Context: an optimization exercise on an open-source flow, tuned for small area and a short achievable clock period. The choices shown serve that exercise and are no tape-out recipe. For this run, only the layout was checked, not whether the RTL still works. Power and IR drop assume default switching activity.

**Metal 1**

(2 px per um) Supply wires on this layer in gray.
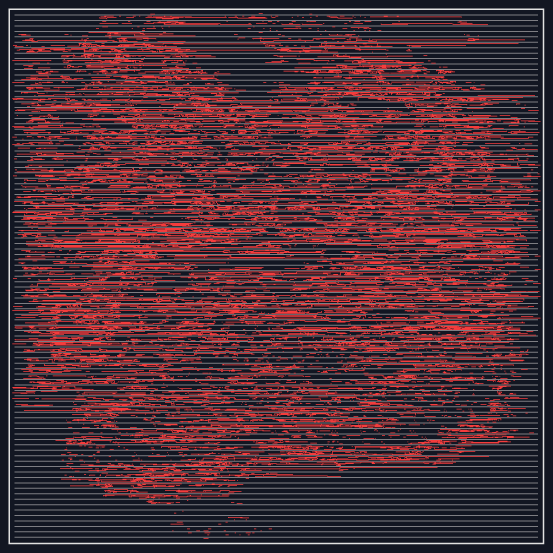
**Met2 routing**

(2 px per um)
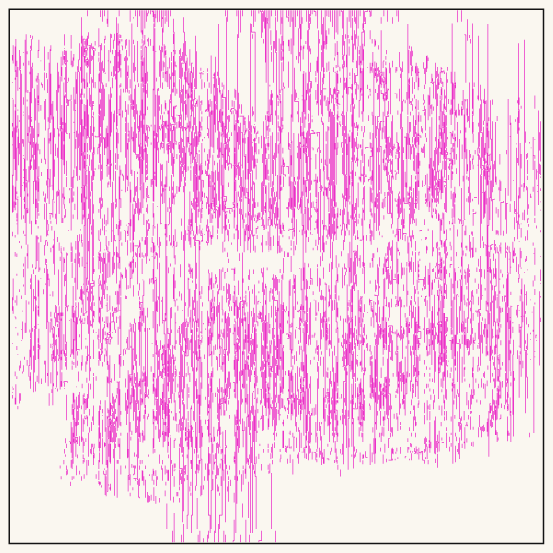
**Met3 routing**

(1.5 px per um)
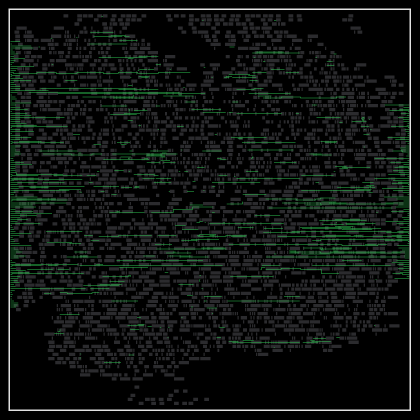
$ cat design/flow/run.sh
#!/bin/bash
# synth_recipe.tcl (not shown) runs the flow's synth.tcl, then flattens the netlist and writes it again
# the make line also repeats each setting of config.mk as NAME=value (left out here)
make -C /OpenROAD-flow-scripts/flow DESIGN_CONFIG=/design/flow/config.mk WORK_HOME=/design/flow/orfs CLKGATE_MAP_FILE= SYNTH_SCRIPT=/design/flow/synth_recipe.tcl finish
$ cat design/flow/config.mk
export PLATFORM = sky130hd
export DESIGN_NAME = DSP
export DESIGN_NICKNAME = DSP
export VERILOG_FILES = /design/flow/design.v
export SDC_FILE = /design/flow/constraint.sdc
export NUM_CORES = 4
export LEC_CHECK = 0
export CAP_MARGIN = 20
export CORE_MARGIN = 2
export CORE_UTILIZATION = 40
export SLEW_MARGIN = 20
$ cat design/flow/constraint.sdc
create_clock -name core_clock -period 7.0 [get_ports {CLK}]
set_input_delay 1.4000 -clock core_clock [delete_from_list [all_inputs] [get_ports {CLK}]]
set_output_delay 1.4000 -clock core_clock [all_outputs]
set_load 0.01 [all_outputs]
$ cat design/flow/design.v
module mux_dff(CLK,rst,in,out,CE);
parameter  WIDTH=8 ;
parameter sync="SYNC";
parameter sel=0;
input CLK,rst,CE;
input[WIDTH-1:0] in;
output [WIDTH-1:0] out;
reg[WIDTH-1:0] dff_out;
generate
    if(sync=="ASYNC")begin
always @(posedge CLK or posedge rst) begin
if(rst) dff_out<=0;
else if(CE) dff_out<=in;
end
end
else begin
always @(posedge CLK) begin
if(rst) dff_out<=0;
else if(CE) dff_out<=in;
end
end
endgenerate
assign out=(sel==1)? dff_out:in;
endmodule
module DSP (A,B,D,C,CLK,CARRYIN,OPMODE,BCIN,RSTA,RSTB,RSTM,
RSTP,RSTC,RSTD,RSTCARRYIN,RSTOPMODE,CEA,CEB,CEM,CEP,CEC,CED,
CECARRYIN,CEOPMODE,PCIN,BCOUT,PCOUT,P,M,CARRYOUT,CARRYOUTF);
parameter A0REG=0;
parameter A1REG=1 ; 
parameter B0REG=0;  
parameter B1REG=1;
parameter CREG=1; 
parameter DREG=1; 
parameter MREG=1; 
parameter PREG=1; 
parameter CARRYINREG=1; 
parameter CARRYOUTREG=1; 
parameter OPMODEREG=1; 
parameter CARRYINSEL="OPMODE5";
parameter B_INPUT ="DIRECT";
parameter RSTTYPE ="SYNC";
input [17:0] A,B,D,BCIN;
input [47:0] C,PCIN;
input [7:0] OPMODE;
input CLK,CARRYIN,RSTA,RSTB,RSTC,RSTCARRYIN,RSTD,RSTM,
RSTOPMODE,RSTP,CEA,CEB,CECARRYIN,CEC,CED,CEM,CEOPMODE,CEP;
output [17:0] BCOUT;
output [47:0]PCOUT;
output[47:0] P;
output[35:0] M;
output CARRYOUT,CARRYOUTF;
wire[17:0]D_out,B0_out,A0_out,A1_out
,B_out,PRE_ADD_OUT;
reg[17:0] B0_in,B1_in;
wire[35:0]mult_out;
wire[7:0]OPMODE_out;
wire CYin;
wire cin,cout;
reg [47:0] x_out,z_out;
wire [47:0]POST_ADD_OUT,C_out;
mux_dff#(.WIDTH(8),.sync(RSTTYPE),.sel(OPMODEREG)) 
OPMODE_REG(.CLK(CLK),.rst(RSTOPMODE),.in(OPMODE),.out(OPMODE_out),.CE(CEOPMODE));
mux_dff#(.WIDTH(18),.sync(RSTTYPE),.sel(DREG)) 
D_REG(.CLK(CLK),.rst(RSTD),.in(D),.out(D_out),.CE(CED));
mux_dff#(.WIDTH(18),.sync(RSTTYPE),.sel(A0REG)) 
A0_REG(.CLK(CLK),.rst(RSTA),.in(A),.out(A0_out),.CE(CEA));
always @(*) begin
        if (B_INPUT == "DIRECT") 
            B0_in =B ;
         else if (B_INPUT == "CASCADE") 
            B0_in = BCIN;
         else 
            B0_in = 0;
    end
mux_dff#(.WIDTH(18),.sync(RSTTYPE),.sel(B0REG)) 
B0_REG(.CLK(CLK),.rst(RSTB),.in(B0_in),.out(B0_out),.CE(CEB));
mux_dff#(.WIDTH(48),.sync(RSTTYPE),.sel(CREG)) 
C_REG(.CLK(CLK),.rst(RSTC),.in(C),.out(C_out),.CE(CEC));
assign PRE_ADD_OUT=(OPMODE_out[6]==1)? (D_out-B0_out):(D_out+B0_out);
always @(*) begin
    if (OPMODE_out[4] == 0) 
            B1_in = B0_out;
         else 
            B1_in = PRE_ADD_OUT;
end
mux_dff#(.WIDTH(18),.sync(RSTTYPE),.sel(B1REG)) 
B1_REG(.CLK(CLK),.rst(RSTB),.in(B1_in),.out(BCOUT),.CE(CEB));
mux_dff#(.WIDTH(18),.sync(RSTTYPE),.sel(A1REG)) 
A1_REG(.CLK(CLK),.rst(RSTA),.in(A0_out),.out(A1_out),.CE(CEA));
assign mult_out = BCOUT*A1_out;
mux_dff#(.WIDTH(36),.sync(RSTTYPE),.sel(MREG)) 
M_REG(.CLK(CLK),.rst(RSTM),.in(mult_out),.out(M),.CE(CEM));
assign CYin=(CARRYINSEL=="OPMODE5")? OPMODE_out[5]:(CARRYINSEL=="CARRYIN")?CARRYIN:0;
mux_dff#(.WIDTH(1),.sync(RSTTYPE),.sel(CARRYINREG)) 
CYI(.CLK(CLK),.rst(RSTCARRYIN),.in(CYin),.out(cin),.CE(CECARRYIN));
always @(*) begin
        if (OPMODE_out[1:0] == 0) 
        x_out=0;
        else if (OPMODE_out[1:0] == 1) 
        x_out={12'b0,M};
        else if (OPMODE_out[1:0] == 2)
         x_out=PCOUT;   
        else
        x_out={D_out[11:0], A1_out[17:0],BCOUT[17:0]};
    end
always @(*) begin
        if (OPMODE_out[3:2] == 0) 
        z_out=0;
        else if (OPMODE_out[3:2] == 1) 
        z_out=PCIN;
        else if (OPMODE_out[3:2] == 2)
        z_out=PCOUT;   
        else
        z_out={12'b0,C_out};
    end
assign {cout,POST_ADD_OUT}=(OPMODE_out[7]==1)? (z_out-(x_out+cin)):z_out+x_out+cin;
mux_dff#(.WIDTH(48),.sync(RSTTYPE),.sel(PREG)) 
P_REG(.CLK(CLK),.rst(RSTP),.in(POST_ADD_OUT),.out(P),.CE(CEP));
mux_dff#(.WIDTH(1),.sync(RSTTYPE),.sel(CARRYOUTREG)) 
CYO_REG(.CLK(CLK),.rst(RSTCARRYIN),.in(cout),.out(CARRYOUT),.CE(CECARRYIN));
assign PCOUT=P;
assign CARRYOUTF=CARRYOUT;
endmodule
==> results.json <==
{
  "status": "timing/DRC/antenna clean",
  "startpoint": "B1_REG.dff_out[9]",
  "postSynthCellCount": 3327,
  "synth.distinct_cells": 87,
  "place_congestion": 0.9513,
  "max_cap_viol_count": 0,
  "seq_power_mw": 1.41,
  "cts_tree": "built",
  "dieHeight_um": 266.4,
  "synth-seq-area-share_pct": 14.25,
  "cpMaxStageDelayCell": "dfxtp_1",
  "drive_above_1_share_pct": 7.525,
  "die_w_um": 266.4,
  "p_sw_mw": 2.186,
  "p_int_mw": 2.905,
  "dp_hpwl_um": 73080,
  "seqPwrFrac_pct": 27.8,
  "dpl_cell_area_um2": 31450,
  "crit_path_max_incr_delay_ns": 0.60,
  "setup_slack_ns": 0.2937,
  "min_path_cells": 2,
  "post_drt_wl_per_cell_um": 20.53,
  "routed_via_density": 5.343,
  "grt_pass1_wl_um": 139000,
  "cts_buffer_depth": 2,
  "path_clk_slew_ns": 0.09,
  "pwr-share-clk_pct": 21.8,
  "p_comb_mw": 2.57,
  "maxSlewViolCount": 0,
  "instances_no_fill": 4419,
  "fin_worst_skew_ns": 0.01891,
  "critical_path_class": "flip-flop to flip-flop",
  "ys_top_cells_by_count": "inv_1, nor2_1, nand2_1",
  "fp.coreArea_um2": 68350,
  "fin_util_pct": 46.99,
  "synth_edf_count": 0,
  "worstMarginPinSlew_ns": 1.105,
  "synth_fp_nets": 4049,
  "critPathMaxFanout": 8,
  "fin_area_um2": 32120,
  "fin_hold_ws_ns": 0.4960,
  "fillers": 6795,
  "post_cts_buffers": 0,
  "clock-sinks": 196,
  "setup.worst_path.end": "M_REG.dff_out[34]",
  "num_io_pins": 346,
  "nNetsFinal": 4244,
  "drtIter0Drc": 1493,
  "yosysTopAreaCell": "fa_1",
  "numPlacedInstances": 4385,
  "ys_top_cells_by_area": "fa_1, dfxtp_1, ha_1, inv_1, mux2i_1",
  "grtUsageTotal_pct": 25.75,
  "area_growth_pct": 16.63,
  "hold_viol_final": 0,
  "synth_top_flop_cell": "dfxtp_1",
  "critPathRequiredTime_ns": 7.40,
  "clk_latency_ns": 0.52,
  "power.leakage_nw": 15.36,
  "p_sw_share_pct": 42.94,
  "tns_ns": 0,
  "min_path_type": "flip-flop to flip-flop",
  "hold_end": "C_REG.dff_out[33]",
  "grt_overflow": 0,
  "numPortBuffers": 326,
  "p_comb_share_pct": 50.4,
  "htree_levels": 4,
  "postSynthAreaPerCell_um2": 8.277,
  "cp-end-kind": "flip-flop",
  "clockRootBuffer": "clkbuf_16",
  "drtAntennaViolNets": 0,
  "powerClk_mw": 1.11,
  "num_rows": 96,
  "slew_headroom_pct": 26.09,
  "fmax_ghz": 0.1491,
  "rsz0062_at_grt": "no",
  "cp-start-kind": "flip-flop",
  "syn_area_um2": 27540,
  "worstPathCellList": "buf_4, nand2_1, fa_1, inv_1, fa_1, fa_1, fa_1, fa_1, inv_1, fa_1, inv_1, ha_1, a21oi_1, nor2b_1, o21ai_0, nand2b_1, a2111o_1, o221ai_2, o21ai_1, a21oi_1, o21ai_0, nor4bb_1, or3_1",
  "power_density_nw_per_um2": 158.5,
  "r2r-start": "B1_REG.dff_out[9]",
  "reg2reg_slack_ns": 0.29,
  "p_total_mw": 5.091,
  "grt_start_max_net_pins": 68,
  "setup_viol": 0,
  "numCtsBuffers": 17,
  "rr_worst_depth": 23,
  "period_minus_slack_ns": 6.706,
  "top_power_group": "combinational logic",
  "crit_path_frequent_cell": "fa_1",
  "drc": 0,
  "period_share_pct": 95.80,
  "worstReg2RegEnd": "M_REG.dff_out[34]",
  "grt_antenna_before_repair": 2,
  "yosysTopAreaCellShare_pct": 18.97,
  "arrival_ns": 7.11,
  "dp_slack_ns": 0.08910,
  "dieArea_um2": 70960,
  "synth_most_common_cell": "inv_1",
  "initial_core_util_pct": 40.29,
  "ctsHoldBuffers": 0,
  "hold_path.startpoint": "C_REG.dff_out[33]",
  "ir_drop_uv": 170.6,
  "ys_ff_latch": 196,
  "yosysWarnings": 7,
  "grt_pass1_vias": 23385,
  "firstDrtPassIters": 5,
  "synth-async-reset-ratio_pct": 0
}
-- 'metal 1' (at the start) --
nets with wire on the layer = 3797
main direction = horizontal
longest straight run = 98.4 um
final WL: 90740 um
GR Layer Usage met1: 34.48%
total number of vias: 23612

-- 'met2 routing' (at the start) --
nets with wire on the layer = 3456
wire length on this layer = 40.2 mm

-- 'met3 routing' (at the start) --
nets with wire on the layer = 420
longest straight run = 100 um
wire length on this layer = 6290 um
main direction = horizontal
share of all routed wire = 6.9%
GR Util met3: 5.508%

[layout by cell type, fill, tap and decap left out, types with 29 or more instances in the layout]
| cell | count |
|---|---|
| nand2_1 | 286 |
| inv_1 | 447 |
| a22o_1 | 64 |
| ha_1 | 267 |
| a211oi_1 | 42 |
| dfxtp_1 | 175 |
| a21oi_1 | 151 |
| mux2i_1 | 150 |
| xor2_1 | 39 |
| a21o_1 | 84 |
| nand3_1 | 41 |
| mux2_2 | 85 |
| o21ai_0 | 71 |
| nor3_1 | 29 |
| and2_1 | 145 |
| fa_1 | 261 |
| nor2b_1 | 38 |
| xnor2_1 | 100 |
| nor2_1 | 304 |
| clkdlybuf4s50_1 | 319 |
| buf_4 | 85 |
[sequential cells by signal (all words and copies together) (netlist names)]
register            cells
B1_REG.dff_out         18
P_REG.dff_out          48
M_REG.dff_out          36
D_REG.dff_out          18
CYI.dff_out             1
OPMODE_REG.dff_out      8
A1_REG.dff_out         18
C_REG.dff_out          48
CYO_REG.dff_out         1
[what timing repair did]
| action | 4_1_cts | 5_1_grt |
|---|---|---|
| setup endpoints to repair | 0 | 5 |
| hold endpoints to repair | 0 | 0 |
| resized for setup | 0 | 19 |
[final cells by class]
cell class	instances	area, um^2	share of cell area (%)
sequential	196	3950	12.30
clock inverter	15	203.9	0.6350
clock buffer	17	425.4	1.325
timing repair buffer	410	3861	12.02
inverter	449	1685	5.248
antenna	2	5.005	0.01558
multi-input combinational	2448	20880	65.02
tap	882	1104	3.436
[cell families (layout without fill, tap and decap cells)]
family | Yosys count | count (layout) | share of synthesized area (%)
adders and majority gates | 528 | 528 | 31.11
muxes | 235 | 235 | 8.929
and+or+nand+nor | 939 | 939 | 15.83
DFF | 196 | 196 | 14.25
AOI/OAI and AO/OA | 607 | 607 | 15.44
buffers and inverters | 683 | 891 | 10.02
xor gates and xnor gates | 139 | 139 | 4.421
other | 0 | 2 | 0
[per-layer routing]
layer | vias to the layer above | share of wire [%] | track usage (%)
met3 | 138 | 6.9 | 5.508
met5 | - | 0.012 | 0
met4 | 2 | 4.2 | 10.90
met2 | 780 | 44 | 40.10
met1 | 11350 | 45 | 34.48
li1 | 11342 | - | -
[worst max-delay path: cells and delay by family, from the launching register on]
family / cells / cell delay [ns]
adders and majority gates: 7 / 3.33
DFF: 1 / 0.60
buffers and inverters: 4 / 0.37
and+or+nand+nor: 5 / 0.80
AOI/OAI and AO/OA: 7 / 1.49

static timing again, ports no longer ideal:
In the flow no input, the clock included, has a driving cell. The finished layout below was timed again as built, in two steps.
Step 1, drivers: a clkbuf_16 drives CLK and a buf_2 each remaining input, both assumed.
Step 2 moves the port delays by t, midway between the first and last clock arrival at a register: inputs arrive t later, outputs are due t later. That takes back most of the time a late clock gives input paths.
a / b / c = ideal ports / drivers / drivers and shift; a / b = the first two.
t (ns): 0.575
slack for setup (ns): 0.294 / 0.294 / 0.294
worst data-port slew with drivers (ns): 0.12
After both steps setup and hold are still met in this run. For this run, drivers alone change the setup slack by 0.000 ns; drivers and shift together by 0.000 ns.
